Background: an optimization exercise with open tools, aiming at small area and a short achievable clock period. Do not read the settings as production practice. In this exercise RTL edits were held to simulation tests only and were not proved equivalent to the original. The series may have gaps, and a smaller design here may also do less where the tests do not look. No activity file was given, so power comes from the tool's default toggle rates.

--- flow/config.mk ---
export PLATFORM = sky130hd
export DESIGN_NAME = alu_top
export DESIGN_NICKNAME = alu_top
export VERILOG_FILES = /design/flow/design.v
export SDC_FILE = /design/flow/constraint.sdc
export NUM_CORES = 4
export LEC_CHECK = 0
export CAP_MARGIN = 20
export CORE_MARGIN = 2
export CORE_UTILIZATION = 30
export SLEW_MARGIN = 20
--- flow/constraint.sdc ---
create_clock -name core_clock -period 4.0 [get_ports {clk}]
set_input_delay 0.8000 -clock core_clock [delete_from_list [all_inputs] [get_ports {clk}]]
set_output_delay 0.8000 -clock core_clock [all_outputs]
set_load 0.01 [all_outputs]
--- flow/design.v ---
module alu_top (
    input             clk,
    input      [3:0]  ALU_Sel,
    input      [31:0] operand_0,
    input      [31:0] operand_1,
    output reg [31:0] result
);
    reg  [3:0]  sel_q;
    reg  [31:0] op0_q;
    reg  [31:0] op1_q;
    wire [31:0] alu_result;
    always @(posedge clk) begin
        sel_q  <= ALU_Sel;
        op0_q  <= operand_0;
        op1_q  <= operand_1;
        result <= alu_result;
    end
    ALU u_alu (
        .ALU_Sel   (sel_q),
        .operand_0 (op0_q),
        .operand_1 (op1_q),
        .result    (alu_result)
    );
endmodule

module ALU(
    input [3:0] ALU_Sel,
    input [31:0] operand_0,
    input [31:0] operand_1,
    output reg [31:0] result
);
    localparam ADD              = 4'b0000; 
    localparam SUB              = 4'b0001; 
    localparam AND              = 4'b0010;
    localparam OR               = 4'b0011;
    localparam XOR              = 4'b0100;
    localparam SHL_LOGICAL      = 4'b0101;
    localparam SHR_LOGICAL      = 4'b0110;
    localparam SHR_ARITHMETIC   = 4'b0111;
    localparam LESS_THAN        = 4'b1000;
always @(*) begin
    case (ALU_Sel)
        ADD: result = operand_0 + operand_1;
        SUB: result = operand_0 - operand_1;
        AND: result = operand_0 & operand_1;
        OR:  result = operand_0 | operand_1;
        XOR: result = operand_0 ^ operand_1;
        SHL_LOGICAL: result = operand_0 << operand_1[4:0];
        SHR_LOGICAL: result = operand_0 >> operand_1[4:0];
        SHR_ARITHMETIC: result = $signed(operand_0) >>> operand_1[4:0];
        LESS_THAN: result = ($signed(operand_0) < $signed(operand_1)) ? 32'b1 : 32'b0;
        default: result = 32'b0;
    endcase
end
endmodule
--- flow/run.sh ---
#!/bin/bash
# synth_recipe.tcl (not shown) runs the flow's synth.tcl, then flattens the netlist and writes it again
# the make line also repeats each setting of config.mk as NAME=value (left out here)
make -C /OpenROAD-flow-scripts/flow DESIGN_CONFIG=/design/flow/config.mk WORK_HOME=/design/flow/orfs CLKGATE_MAP_FILE= SYNTH_SCRIPT=/design/flow/synth_recipe.tcl finish
### Close-up of the layout, run 1

Bar = 10 um. Window x 84 to 109, y 123 to 148 um. Cells in grey, sequential cells in the stronger grey; small squares are vias.
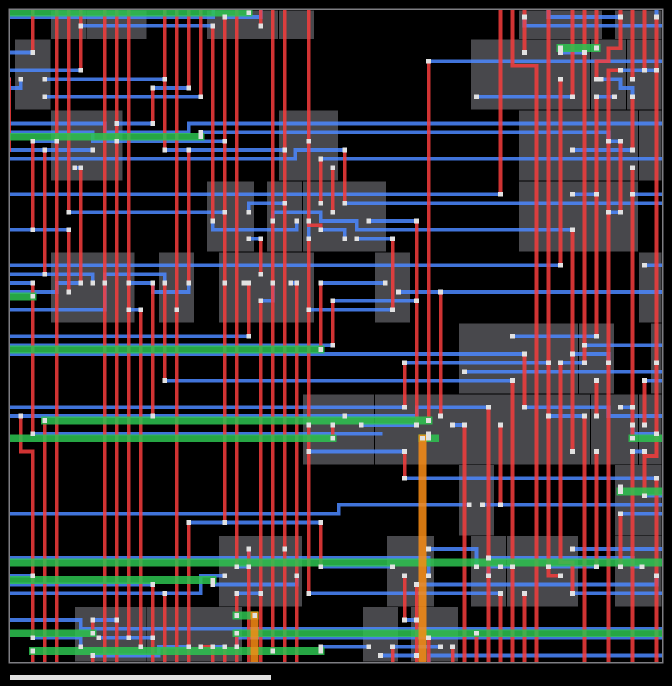
[metal 3] green
[metal 1] blue
[metal 2] red
[metal 4] orange
sequential cells in the window: 0
most frequent: ha_1 (4)
cells with their middle in the window: 28

### Gate-type map, run 1

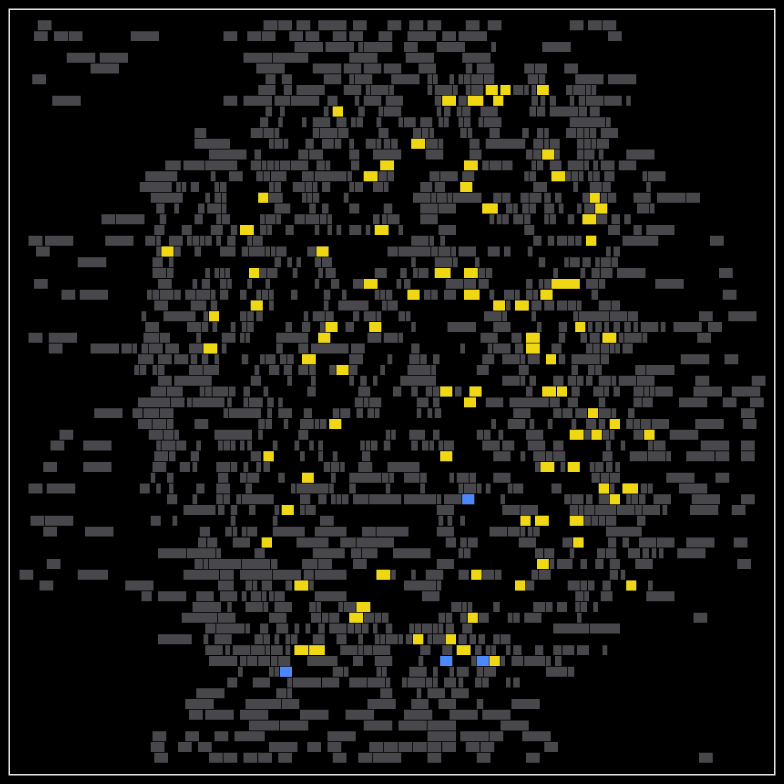
[xor and xnor cells] blue | cells: 4 | most used: xnor2_1 | where: bottom middle
[non-inverting ao/oa cells] yellow | cells: 87 | most used: a221o_1
most common cell after layout, fill and taps aside: nand2_1
non-filler cells, final: 1890
fraction of area in multi-input gates: 62.89%

### Cells coloured by class, run 1

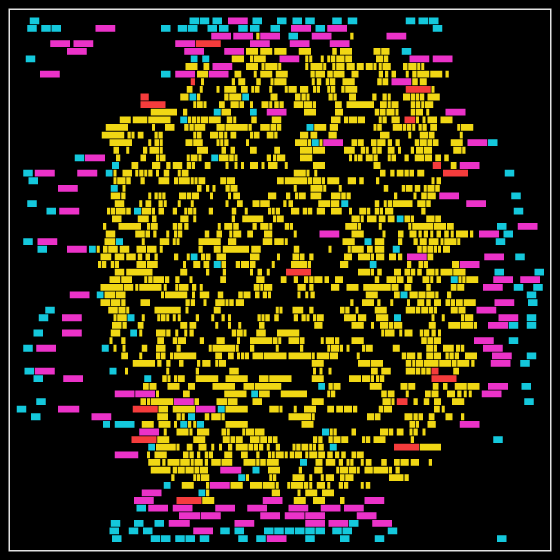
[remaining buffers and delay cells] cyan | cells: 148
[sequential cells] magenta | cells: 100
[clock drivers and dummy loads] red | cells: 16
[combinational and other logic] yellow | cells: 1163
Final Util: 35.42%
# rows: 69
fin area: 0.01254 mm^2
area of the core: 0.03540 mm^2
Seq area share: 16.04%

==> out/qor.txt, run 1 <==
run status - complete, no violations
TritonRoute pass-1 iters - 8
multi-input logic area - 0.007885 mm^2
Critical Path Start Type - register
Setup-failing EPs final - 0
Hold Slack - 0.6967 ns
Clock transition at path regs - 0.08 ns
DR DRC count - 0
Syn Nets - 1529
I/O Pins - 101
Die Width - 192.9 um
Layout area overhead - 17.10%
Worst Path Arrival - 4.10 ns
Mapped Cells - 1361
Pleak - 5.202 nW
setup TNS - 0 ns
count leader, synth - nand2_1
die area - 0.03722 mm^2
worst slew pin tran - 0.8753 ns
signal buffers share of area - 10.96%
time the worst path needs with I/O delays and setup - 3.809 ns
layout cells sized above 1 - 11.00%
Worst Setup SP - op0_q[11]
Final Hold Viols - 0
WL/cell - 24.42 um
tap cells - 461
Overflow after GRT - 0
maximum number of pins on one net before global-route repair - 78
critical path capture point - result[19]
WHS Endpoint - result[0]
Starting Density - 30.25%
post-route clock period utilization - 95.23%
critical path fanouts, max - 8
Avg Inst Size Synth - 7.867 um^2
reg2reg end - result[19]
Slew Limit Headroom - 41.11%
DIE HEIGHT - 192.9 um
ClkCell Share - 2.415%
routed wire length - 46.16 mm
CTS tree - done
DR vias - 11478
post-CTS sizing - 0
Post-Syn Area - 0.01071 mm^2
Num Clock Sinks - 100
post-detailed-route count of antenna-violating nets - 0
Clock Skew - 0.01092 ns
R2R setup slack - 0.19 ns
initial antenna violation count - 2
global placer's final weighted congestion - 1.009
CTS root buf - clkbuf_16
number of synthesized flops with an enable pin - 0
postcts setup bufs - 0
Slew Limit Fails - 0
nonclk inv count - 102
reg-to-reg critical path startpoint - op0_q[11]
VDD IR max - 219.6 uV
Clock Latency Late Sink - 0.40 ns
clk buf depth - 2
DR vias/cell - 6.073
part of the Yosys area used for sequential elements - 18.70%
clock buffers - 10
count of different cell masters after synthesis - 91
multi-input gates - 1061
endpoint class of the critical path - register
first-pass GRT wire length - 68.56 mm
worst hold path class - register to register
GRT Total Usage - 24.82%
post-DP HPWL - 34.94 mm
critical setup path kind - register to register
max_cap viols - 0
layout sequential cell count - 100
fillcell total - 3756
Yosys top cell by area - dfxtp_1
Num CTS Buffers - 9
Synth top area share - 18.70%
RSZ-0062 raised after global routing - false
antenna cells - 2
asr flop ratio synth - 0%
fmax - 262.5 MHz
Initial DRC Count - 1422
ys flop type - dfxtp_1
post-synthesis register bit count - 100
vias in the first global route - 10732
Pwr Density - 279.6 mW/mm^2
reg2reg path depth - 10
Register Area - 0.002011 mm^2
HP Start - sel_q[3]
Signal buffers - 148
top cells by area, synth - dfxtp_1 (19%), ha_1 (11%), mux4_2 (5.9%)
Hold-fix buffers, CTS - 0
Post-synth top cells - nand2_1 (142), nor2_1 (118), a21oi_1 (102)
## run 1: critical path, stage by stage, from the launching register on
cell	delay [ns]
dfxtp_1	0.58
inv_1	0.22
ha_1	0.47
inv_1	0.18
nand3_1	0.11
nor4_1	0.45
o211ai_1	0.35
a2111oi_4	0.49
nor2_1	0.14
a221o_1	0.36
a221o_1	0.32
## run 1: kinds of logic (layout without fill, tap and decap cells)
group           after synthesis  after routing  share of synthesized area (%)
fa+ha+maj                    99             99                          11.71
mux                         100            100                          13.81
buf+inv                     200            266                          7.783
flops                       100            100                          18.70
simple gates                376            376                          15.88
other cells                   0              2                              0
xor+xnor                      4              4                         0.3272
compound gates              482            482                          31.79
## run 1: report_power, final
| group | total, mW | switching [mW] | internal (mW) |
|---|---|---|---|
| logic | 1.41 | 0.823 | 0.583 |
| clock network | 0.934 | 0.463 | 0.470 |
| registers | 1.17 | 0.0837 | 1.08 |
## run 1: cell usage in the layout (no fill, tap or decap), types with 13 or more instances in the layout
master	instances
mux2i_1	45
a21o_1	14
nor3_1	21
nor2_1	117
o21ai_0	101
ha_1	97
a21oi_1	102
mux4_2	28
mux2_2	20
nand2_1	142
o21a_1	14
inv_1	98
o22ai_1	14
nand3_1	18
o211ai_1	28
buf_4	47
o31ai_1	16
o2111ai_1	14
clkdlybuf4s50_1	100
a221oi_1	14
a22oi_1	13
dfxtp_1	95
o221ai_1	14
a211oi_1	16
a221o_1	15
## run 1: per-stage QoR
stage / worst slack (ns) / area, um^2 / utilization, % / power (mW)
global placement: 0.3520 / 12230 / 34.55 / 2.558
global route: 0.06525 / 12530 / 35.40 / 3.681
detailed placement: 0.2955 / 12230 / 34.55 / 2.554
CTS: 0.2630 / 12530 / 35.40 / 3.517
finish: 0.1906 / 12540 / 35.42 / 3.505
floorplan: 0.3213 / 10710 / - / 2.029
## run 1: sequential cells by signal, summed over array words and instances, names as in the netlist
register / flops
sel_q: 4
result: 32
op1_q: 32
op0_q: 32
## run 1: layer usage
metal / vias to the layer above / wire, um / global-route usage [%]
li1: 5174 / - / -
met4: 2 / 1815 / 10.34
met2: 740 / 19870 / 37.17
met1: 5457 / 19390 / 33.64
met5: - / 14 / 0
met3: 105 / 5070 / 6.565
### Sequential cells grouped by signal name, run 1

Other sequential cells in the stronger grey, the rest of the logic in the fainter grey.
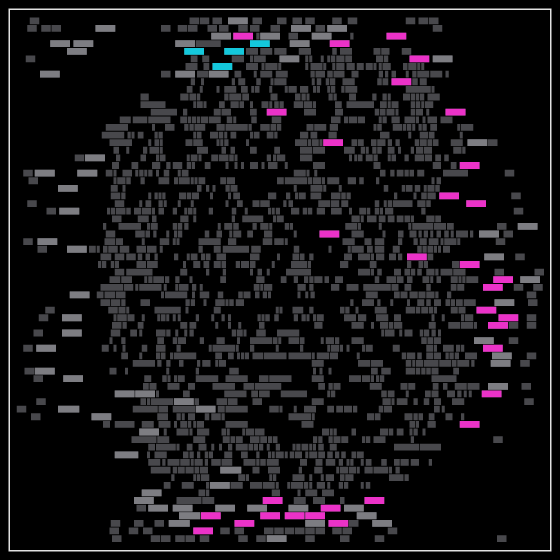

==> run 1 -> run 2 <==
==> flow/design.v (replaced) <==
module alu_top (
    input             clk,
    input      [3:0]  ALU_Sel,
    input      [31:0] operand_0,
    input      [31:0] operand_1,
    output reg [31:0] result
);
    reg  [3:0]  sel_q;
    reg  [31:0] op0_q;
    reg  [31:0] op1_q;
    wire [31:0] alu_result;
    always @(posedge clk) begin
        sel_q  <= ALU_Sel;
        op0_q  <= operand_0;
        op1_q  <= operand_1;
        result <= alu_result;
    end
    ALU u_alu (
        .ALU_Sel   (sel_q),
        .operand_0 (op0_q),
        .operand_1 (op1_q),
        .result    (alu_result)
    );
endmodule

module ALU(
    input [3:0] ALU_Sel,
    input [31:0] operand_0,
    input [31:0] operand_1,
    output [31:0] result
);
    wire [3:0]  s = ALU_Sel;
    wire [31:0] a = operand_0;
    wire [31:0] b = operand_1;
    wire        sub = s[0] | s[3];
    wire [31:0] bx  = b ^ {32{sub}};
    wire [32:0] s33 = {a, 1'b1} + {bx, sub};
    wire [31:0] sum = s33[32:1];
    wire        lt  = (a[31] ^ b[31]) ? a[31] : sum[31];
    wire        left = ~s[1];
    wire        fill = s[1] & s[0] & a[31];
    wire [31:0] arev, srev;
    genvar i;
    generate for (i = 0; i < 32; i = i + 1) begin : g_rev
        assign arev[i] = a[31-i];
        assign srev[i] = sr[31-i];
    end endgenerate
    wire [31:0] sin = left ? arev : a;
    wire [63:0] ext = {{32{fill}}, sin};
    wire [63:0] sx  = ext >> b[4:0];
    wire [31:0] sr  = sx[31:0];
    wire [31:0] shr = left ? srev : sr;
    wire g_arith = ~s[3] & ~s[2] & ~s[1];
    wire g_and   = ~s[3] & ~s[2] &  s[1] & ~s[0];
    wire g_or    = ~s[3] & ~s[2] &  s[1] &  s[0];
    wire g_xor   = ~s[3] &  s[2] & ~s[1] & ~s[0];
    wire g_sh    = ~s[3] &  s[2] & (s[1] | s[0]);
    wire g_slt   =  s[3] & ~s[2] & ~s[1] & ~s[0];
    assign result = ({32{g_arith}} & sum)
                  | ({32{g_and}}   & (a & b))
                  | ({32{g_or}}    & (a | b))
                  | ({32{g_xor}}   & (a ^ b))
                  | ({32{g_sh}}    & shr)
                  | {31'b0, g_slt & lt};
endmodule
### Sequential cells grouped by signal name, run 2

Other sequential cells in the stronger grey, the rest of the logic in the fainter grey.
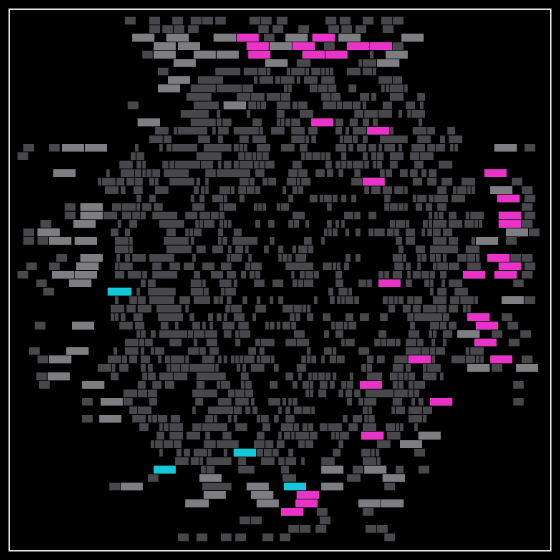
[sel_q] cyan | placed flops: 4
[result] magenta | placed flops: 32

### Cells coloured by class, run 2

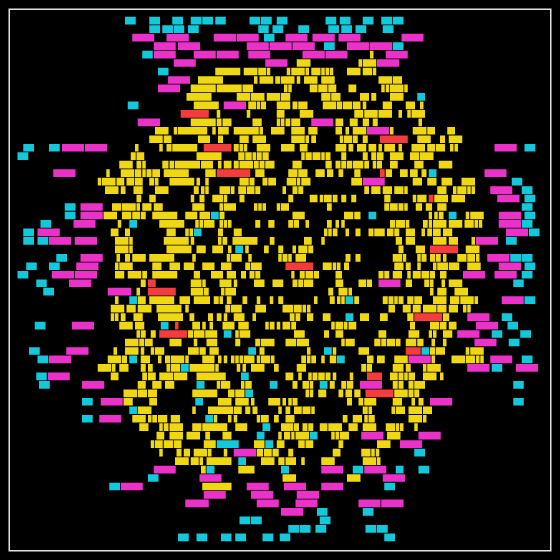
[sequential cells] magenta | cells: 100
[combinational and other logic] yellow | cells: 849
[remaining buffers and delay cells] cyan | cells: 136
[clock drivers and dummy loads] red | cells: 16

==> run 2 against run 1 <==
  * Routed wire length fell by 35%
  * First-iteration DRC count decreased by 54%
  * Still clean
  * Largest cell class unchanged
  * Clock-buffer cell count up 2
  * Area after synthesis fell by 20%
  * Final cell count decreased by 21%
==> out/qor.txt, run 2 <==
most frequent cells in the layout - ha_1 (103), clkdlybuf4s50_1 (100), dfxtp_1 (98)
Pleak - 4.414 nW
CTS tree - done
Clock Latency Late Sink - 0.37 ns
part of the Yosys area used for sequential elements - 23.25%
Starting Density - 30.25%
RSZ-0062 raised after global routing - false
Num CTS Buffers - 9
critical path fanouts, max - 13
DR vias/cell - 5.438
Synth top area share - 23.25%
Setup-failing EPs final - 0
DR DRC count - 0
Slowest-stage cell, CP - dfxtp_1
max_cap viols - 0
die area - 0.03008 mm^2
Pwr Density - 318.3 mW/mm^2
CTS H-tree lvls - 3
WP data required - 4.30 ns
Layout area overhead - 20.94%
CTS root buf - clkbuf_16
total buffers and inverters traversed by the critical path - 1
ys flop type - dfxtp_1
WL/cell - 20.09 um
Hold-fix buffers, CTS - 0
slowest stage delay, CP - 0.65 ns
PortBufs - 100
endpoint class of the critical path - register
Num Clock Sinks - 100
Clock transition at path regs - 0.07 ns
delay-heaviest family, CP - compound AO/OA/AOI/OAI gates
post-synthesis register bit count - 100
Mapped Cells - 1012
crit-path most repeated cell - a21oi_1
# rows - 62
number of synthesized flops with an enable pin - 0
Critical Path Start Type - register
Post-Syn Area - 0.008612 mm^2
Pwr Total - 3.315 mW
Final #Nets - 1268
global placer's final weighted congestion - 0.9598
worst hold path class - register to register
routed wire length - 29.83 mm
initial antenna violation count - 0
Post-synth top cells - ha_1 (103), dfxtp_1 (100), nand2_1 (87)
post-DP HPWL - 22.98 mm
worst slew pin tran - 0.7492 ns
top cells by area, synth - dfxtp_1 (23%), ha_1 (15%), mux4_2 (7.3%)
time the worst path needs with I/O delays and setup - 3.726 ns
Clock Skew - 0.01080 ns
clk buf depth - 2
biggest regs - op0_q: 32 flops, op1_q: 32 flops, result: 32 flops
critical setup path kind - register to register
run status - complete, no violations
post-detailed-route count of antenna-violating nets - 0
Initial DRC Count - 652
Slew Limit Fails - 0
Yosys top cell by area - dfxtp_1
Syn. warnings - 1
DR vias - 8076
post-route clock period utilization - 93.15%
DIE HEIGHT - 173.4 um
Syn Nets - 1184
maximum number of pins on one net before global-route repair - 41
Die Width - 173.4 um
Overflow after GRT - 0
TritonRoute pass-1 iters - 7
area of the core - 0.02847 mm^2
count leader, synth - ha_1
fmax - 268.4 MHz
Cell Chain, Critical Path - nor2_4 -> buf_12 -> xnor2_1 -> ha_1 -> a2111oi_0 -> o31ai_1 -> nand2_1 -> a31oi_1 -> a21oi_1 -> a21oi_1 -> mux2_2 -> o21ai_1
layout cells sized above 1 - 10.17%
most common cell after layout, fill and taps aside - ha_1
vias in the first global route - 7744
count of different cell masters after synthesis - 67
Slew Limit Headroom - 49.87%
VDD IR max - 221.0 uV
Avg Inst Size Synth - 8.510 um^2
Worst Path Arrival - 4.02 ns
setup TNS - 0 ns
first-pass GRT wire length - 45.77 mm
antenna cells - 0
Final Hold Viols - 0
asr flop ratio synth - 0%
GRT Total Usage - 19.64%
I/O Pins - 101
### Close-up of the layout, run 2

Bar = 10 um. Window x 74 to 99, y 109 to 134 um. Cells in grey, sequential cells in the stronger grey; small squares are vias.
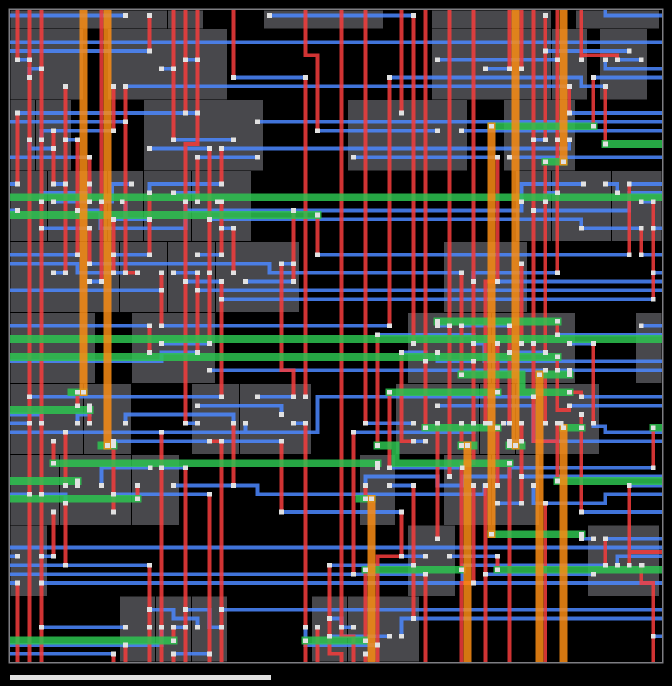
[metal 1] blue
[metal 4] orange
[metal 2] red
[metal 3] green
sequential cells in the window: 0
most frequent: nand2_1 (8), a21oi_1 (7), ha_1 (5)
cells with their middle in the window: 47

-- run 2: cells by family (layout without fill, tap and decap cells) --
logic type               Yosys count  after routing  synth area share, %
adder cells (fa/ha/maj)          103            103                14.96
multiplexers                      81             81                14.33
AND/OR/NAND/NOR                  233            233                12.06
XOR/XNOR                          57             57                5.797
flip-flops                       100            100                23.25
buffers and inverters            136            225                6.567
AO/OA/AOI/OAI                    302            302                23.04
-- run 2: tightest hold or removal path, stage by stage, from the launching register on --
cell	delay, ns
dfxtp_1	0.34
inv_1	0.06
ha_1	0.12
a221oi_1	0.07
nand3_1	0.07
-- run 2: final timing paths --
check | from | endpoint | slack [ns] | depth (start not counted)
worst max-delay path | sel_q[0] | result[0] | 0.27 | 12
worst min-delay path | op1_q[29] | result[29] | 0.69 | 4
worst max register to register | sel_q[0] | result[0] | 0.27 | 12
worst min register to register | op1_q[29] | result[29] | 0.69 | 4
-- run 2: repair_timing --
| item | in CTS | in global routing |
|---|---|---|
| gates resized for setup | 0 | 0 |
| buffers inserted | 0 | 5 |
| setup endpoints to repair | 0 | 8 |
-- run 2: cell type report --
type / instances / area, um^2
clock buffer: 12 / 256.5
inverter: 73 / 274.0
timing repair buffer: 136 / 1284
clock inverter: 4 / 47.55
sequential: 100 / 2004
fill: 2937 / 18050
tap: 384 / 480.5
multi-input combinational: 776 / 6068
-- run 2: routing by layer --
metal / GRT usage, % / vias up / part of all wire (%) / routed length (um)
met3: 3.180 / 44 / 7.0 / 2100
met5: 0 / - / 0 / 0
met2: 32.00 / 336 / 47 / 13890
met1: 26.47 / 3853 / 44 / 13150
met4: 6.532 / 0 / 2.3 / 689
li1: - / 3843 / - / -
-- run 2: power breakdown --
| group | total, mW | switching [mW] | internal [mW] |
|---|---|---|---|
| Combinational | 1.23 | 0.672 | 0.555 |
| Sequential | 1.17 | 0.0900 | 1.08 |
| Clock | 0.921 | 0.403 | 0.518 |
-- run 2: per-stage QoR --
step	area (um^2)	std cells	utilization, %	hold WS [ns]	setup WS, ns
finish	10420	1485	36.58	0.6882	0.2741
detailed placement	10060	1464	35.34	0.6749	0.2711
CTS	10360	1480	36.41	0.6986	0.2244
global route	10420	1485	36.58	0.7463	0.02401
floorplan	8612	1012	-	0.6144	0.5231
global placement	10060	1464	35.34	0.6618	0.3822
### Gate-type map, run 2

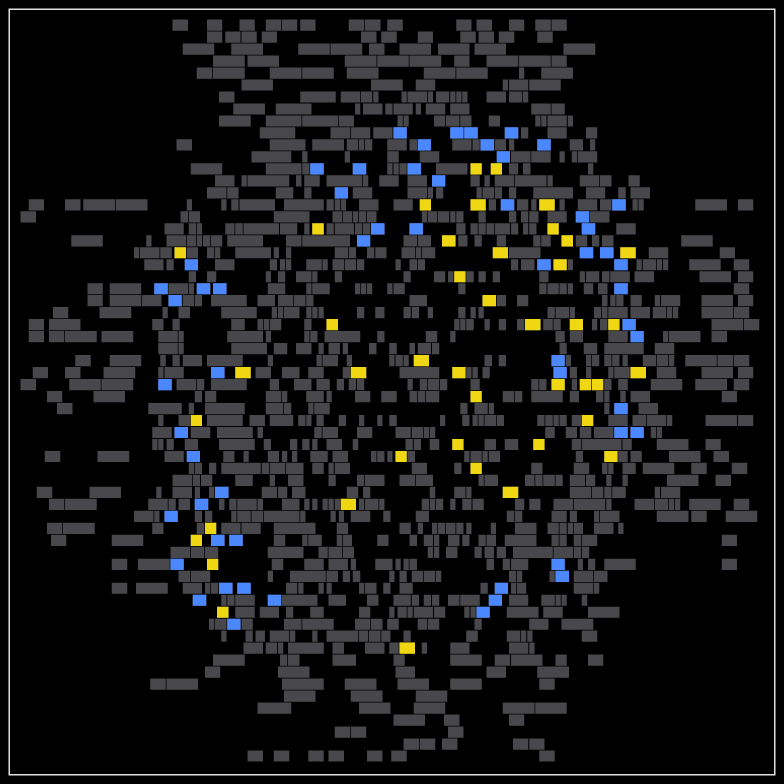

==> run 2 -> run 3 <==
--- a/flow/config.mk
+++ b/flow/config.mk
@@ -10,2 +10,3 @@
 export CORE_UTILIZATION = 30
+export SETUP_SLACK_MARGIN = 1.0
 export SLEW_MARGIN = 20
### Gate-type map, run 3

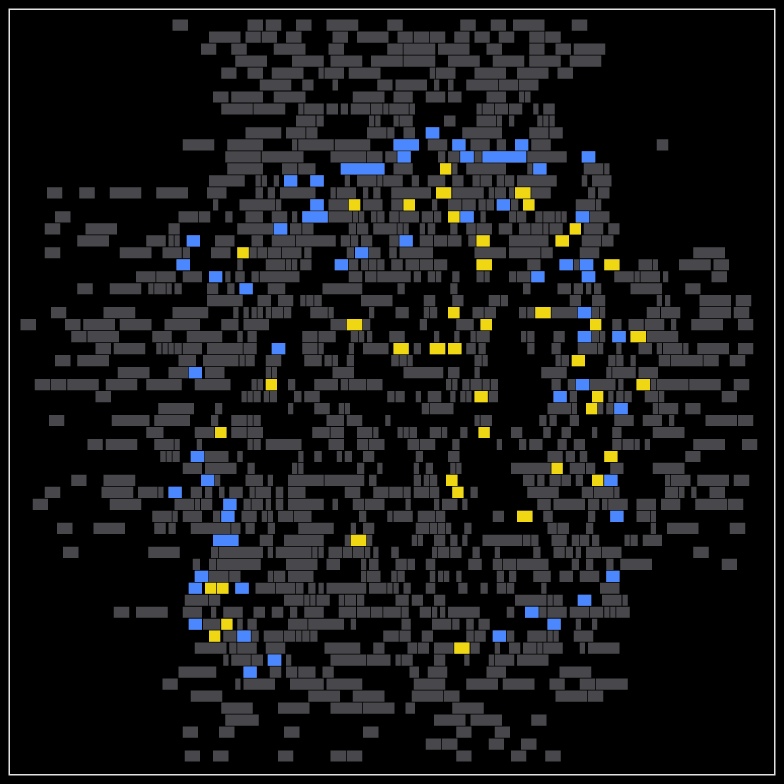
[xor and xnor cells] blue | cells: 57 | most used: xnor2_1
[non-inverting ao/oa cells] yellow | cells: 42 | most used: a21o_1
most common cell after layout, fill and taps aside: clkdlybuf4s50_1
non-filler cells, final: 1504
fraction of area in multi-input gates: 58.20%

### Cells coloured by class, run 3

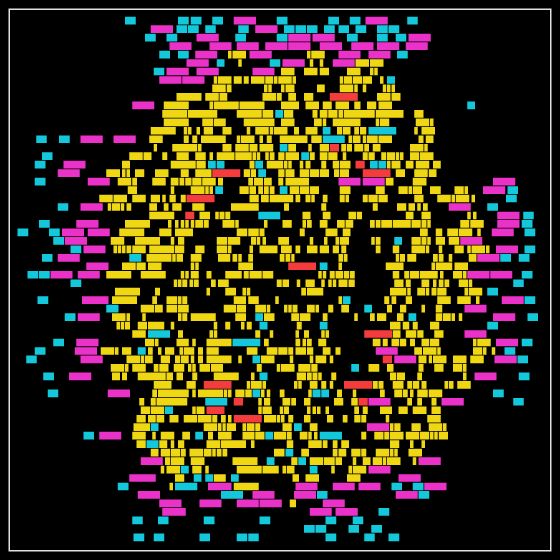
[clock drivers and dummy loads] red | cells: 16
[combinational and other logic] yellow | cells: 849
[remaining buffers and delay cells] cyan | cells: 155
[sequential cells] magenta | cells: 100
fin area: 0.01102 mm^2
Seq area share: 18.25%
area of the core: 0.02847 mm^2
Final Util: 38.72%

==> run 3 against run 2 <==
  * Synthesized cell count unchanged
  * Worst setup slack improved by 0.77 ns
  * Power increased by 3.6%
  * Critical path type unchanged
  * Global-route usage up 0.16 points
  * Still clean
  * Highest routed layer unchanged
  * Routed wire length grew 4.4%
  * Clock power decreased by 5.1%
  * Via count up 3.4%
==> out/qor.txt, run 3 <==
run status - complete, no violations
Slew Limit Fails - 0
most frequent cells in the layout - clkdlybuf4s50_1 (100), dfxtp_1 (96), ha_1 (93)
Avg Inst Size Synth - 8.510 um^2
asr flop ratio synth - 0%
Layout area overhead - 28.01%
clk buf depth - 2
setup TNS - 0 ns
Worst Setup SP - sel_q[3]
xor/xnor share of the synthesized area - 5.797%
Compound-Gate Fraction of Synth Area - 23.04%
Post-synth top cells - ha_1 (103), dfxtp_1 (100), nand2_1 (87)
PortBufs - 100
ys flop type - dfxtp_1
post-detailed-route count of antenna-violating nets - 0
Post-Syn Area - 0.008612 mm^2
top cells by area, synth - dfxtp_1 (23%), ha_1 (15%), mux4_2 (7.3%)
Synth top area share - 23.25%
reg2reg path depth - 12
first-pass GRT wire length - 46.34 mm
CTS root buf - clkbuf_16
# rows - 62
post-DP HPWL - 23.23 mm
Num Clock Sinks - 100
TritonRoute pass-1 iters - 5
reg2reg end - result[21]
routed wire length - 31.13 mm
Final #Nets - 1287
Starting Density - 30.25%
Clock Latency Late Sink - 0.37 ns
layout cells sized above 1 - 16.43%
max_cap viols - 0
critical path fanouts, max - 6
Mapped Cells - 1012
Worst Path Arrival - 3.20 ns
HP Start - op1_q[17]
Syn. warnings - 1
global placer's final weighted congestion - 0.9646
WL/cell - 20.70 um
Pleak - 4.593 nW
CTS H-tree lvls - 3
GRT Total Usage - 19.80%
WP data required - 4.25 ns
largest family of logic cells by synthesized area - compound AO/OA/AOI/OAI gates
biggest regs - op0_q: 32 flops, op1_q: 32 flops, result: 32 flops
time the worst path needs with I/O delays and setup - 2.955 ns
DR vias/cell - 5.553
Clock Skew - 0.01096 ns
WHS Endpoint - result[17]
Adder-Cell Fraction of Synth Area - 14.96%
Hold Path Depth - 4
Pwr Total - 3.434 mW
CTS tree - done
number of synthesized flops with an enable pin - 0
part of the power in registers - 33.9%
switching share of power - 37.01%
Overflow after GRT - 0
Synth Area in Simple Gates - 12.06%
reg-to-reg critical path startpoint - sel_q[3]
Num CTS Buffers - 9
Pwr Density - 311.5 mW/mm^2
worst hold path class - register to register
fmax - 338.4 MHz
post-synthesis register bit count - 100
maximum number of pins on one net before global-route repair - 41
Die Width - 173.4 um
Slew Limit Headroom - 45.78%
Syn Nets - 1184
endpoint class of the critical path - register
die area - 0.03008 mm^2
RSZ-0062 raised after global routing - true
Logic pwr share - 40.6%
Setup-failing EPs final - 0
vias in the first global route - 7871
count leader, synth - ha_1
R2R setup slack - 1.05 ns
DR DRC count - 0
post-route clock period utilization - 73.87%
antenna cells - 0
count of different cell masters after synthesis - 67
DR vias - 8352
### Sequential cells grouped by signal name, run 3

Other sequential cells in the stronger grey, the rest of the logic in the fainter grey.
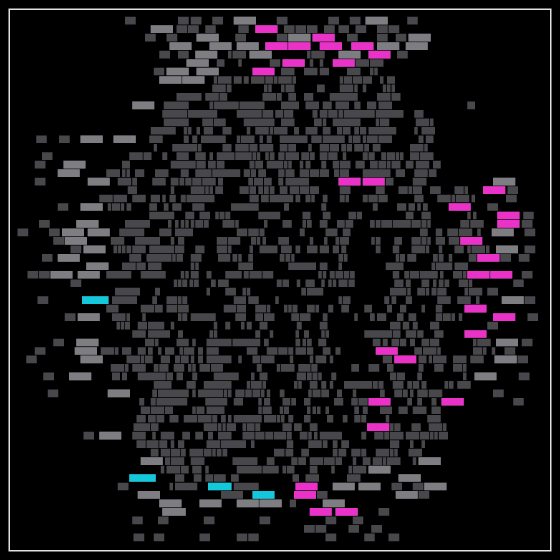
[result] magenta | placed flops: 32
[sel_q] cyan | placed flops: 4
Register Area: 0.002012 mm^2
Seq power: 1.17 mW

==> run 3: cell counts after synthesis <==
Identical to the previous run, type by type.
==> run 3: per-stage QoR <==
| step | cell area [um^2] | hold slack, ns | setup WS (ns) | cells |
|---|---|---|---|---|
| CTS | 10560 | 0.7001 | 0.9776 | 1487 |
| global route | 11020 | 0.7541 | 0.9334 | 1504 |
| floorplan | 8668 | 0.6144 | 0.9716 | 1012 |
| finish | 11020 | 0.6995 | 1.045 | 1504 |
| detailed placement | 10100 | 0.6727 | 0.1989 | 1464 |
| global placement | 10100 | 0.6619 | 0.3098 | 1464 |
==> run 3: cell type report <==
cell class	instances	area [um^2]
Clock inverter	7	68.82
Clock buffer	9	225.2
Sequential cell	100	2012
Fill cell	2961	17450
Inverter	73	274.0
Tap cell	384	480.5
Multi-Input combinational cell	776	6416
Timing Repair Buffer	155	1548
==> run 3: worst max path at each step <==
stage	endpoint	depth (start not counted)
after floorplan	result[24]	15
after global placement	result[24]	12
after detailed placement	result[24]	12
after CTS	result[24]	13
after global routing	result[24]	13
final	result[21]	12
==> run 3: timing repair <==
item | in CTS | in global routing
buffers inserted | 7 | 15
cloned | 0 | 2
setup endpoints to repair | 31 | 22
pin swaps | 8 | 21
resized for setup | 27 | 57
hold buffers | 0 | 0
==> run 3: critical path: stages, from the launching register on <==
cell and delay [ns]:
dfxtp_4 0.36, nor2_4 0.10, buf_12 0.15, buf_6 0.13, xnor2_1 0.09, ha_2 0.25, a2111oi_4 0.38, o31ai_2 0.13
nand2_2 0.17, a31oi_4 0.18, a211o_1 0.37, xor2_1 0.16, a221o_1 0.36
==> run 3: cells by family (layout without fill, tap and decap cells) <==
group,count (synthesis),count (layout)
muxes,81,81
adders and majority gates,103,103
and+or+nand+nor,233,233
AOI/OAI and AO/OA,302,302
DFF,100,100
xor gates and xnor gates,57,57
buffers and inverters,136,244
==> run 3: routing by layer <==
layer / vias to the layer above / wire length (um) / GRT usage [%]
li1: 3887 / - / -
met2: 384 / 14340 / 32.12
met5: - / 0 / 0
met1: 4019 / 13670 / 27.39
met3: 62 / 2192 / 2.719
met4: 0 / 928 / 5.826
==> run 3: power by group through the flow <==
stage	combinational, mW	sequential (mW)	clock [mW]
global route	1.49	1.18	0.939
CTS	1.26	1.16	0.902
finish	1.40	1.17	0.874
global placement	1.21	1.19	0
floorplan	0.786	1.17	0
detailed placement	1.21	1.19	0

afterwards: timing with drivers on the ports:
The results above use ideal ports. As a check the final layouts listed here were re-extracted and re-timed, cells and wires unchanged. Step 1: set_driving_cell puts a clkbuf_16 on clk and a buf_2 on each other input, an assumption about the parent block. Step 2 also shifts input and output timing later by t, the mid clock arrival at the registers, as if the neighbouring blocks saw the same clock. Slacks: ideal / step 1 / step 2; pairs: ideal / step 1.
run | t, ns | slack for setup (ns) | worst hold slack (ns) | pins driven straight from the clock port
run 1 | 0.446 | 0.191 / 0.191 / 0.191 | 0.697 / 0.697 / 0.697 | 1
run 2 | 0.412 | 0.274 / 0.274 / 0.274 | 0.688 / 0.688 / 0.688 | 1
run 3 | 0.409 | 1.045 / 1.045 / 1.045 | 0.699 / 0.699 / 0.699 | 1
After both steps setup and hold are still met in every run listed.
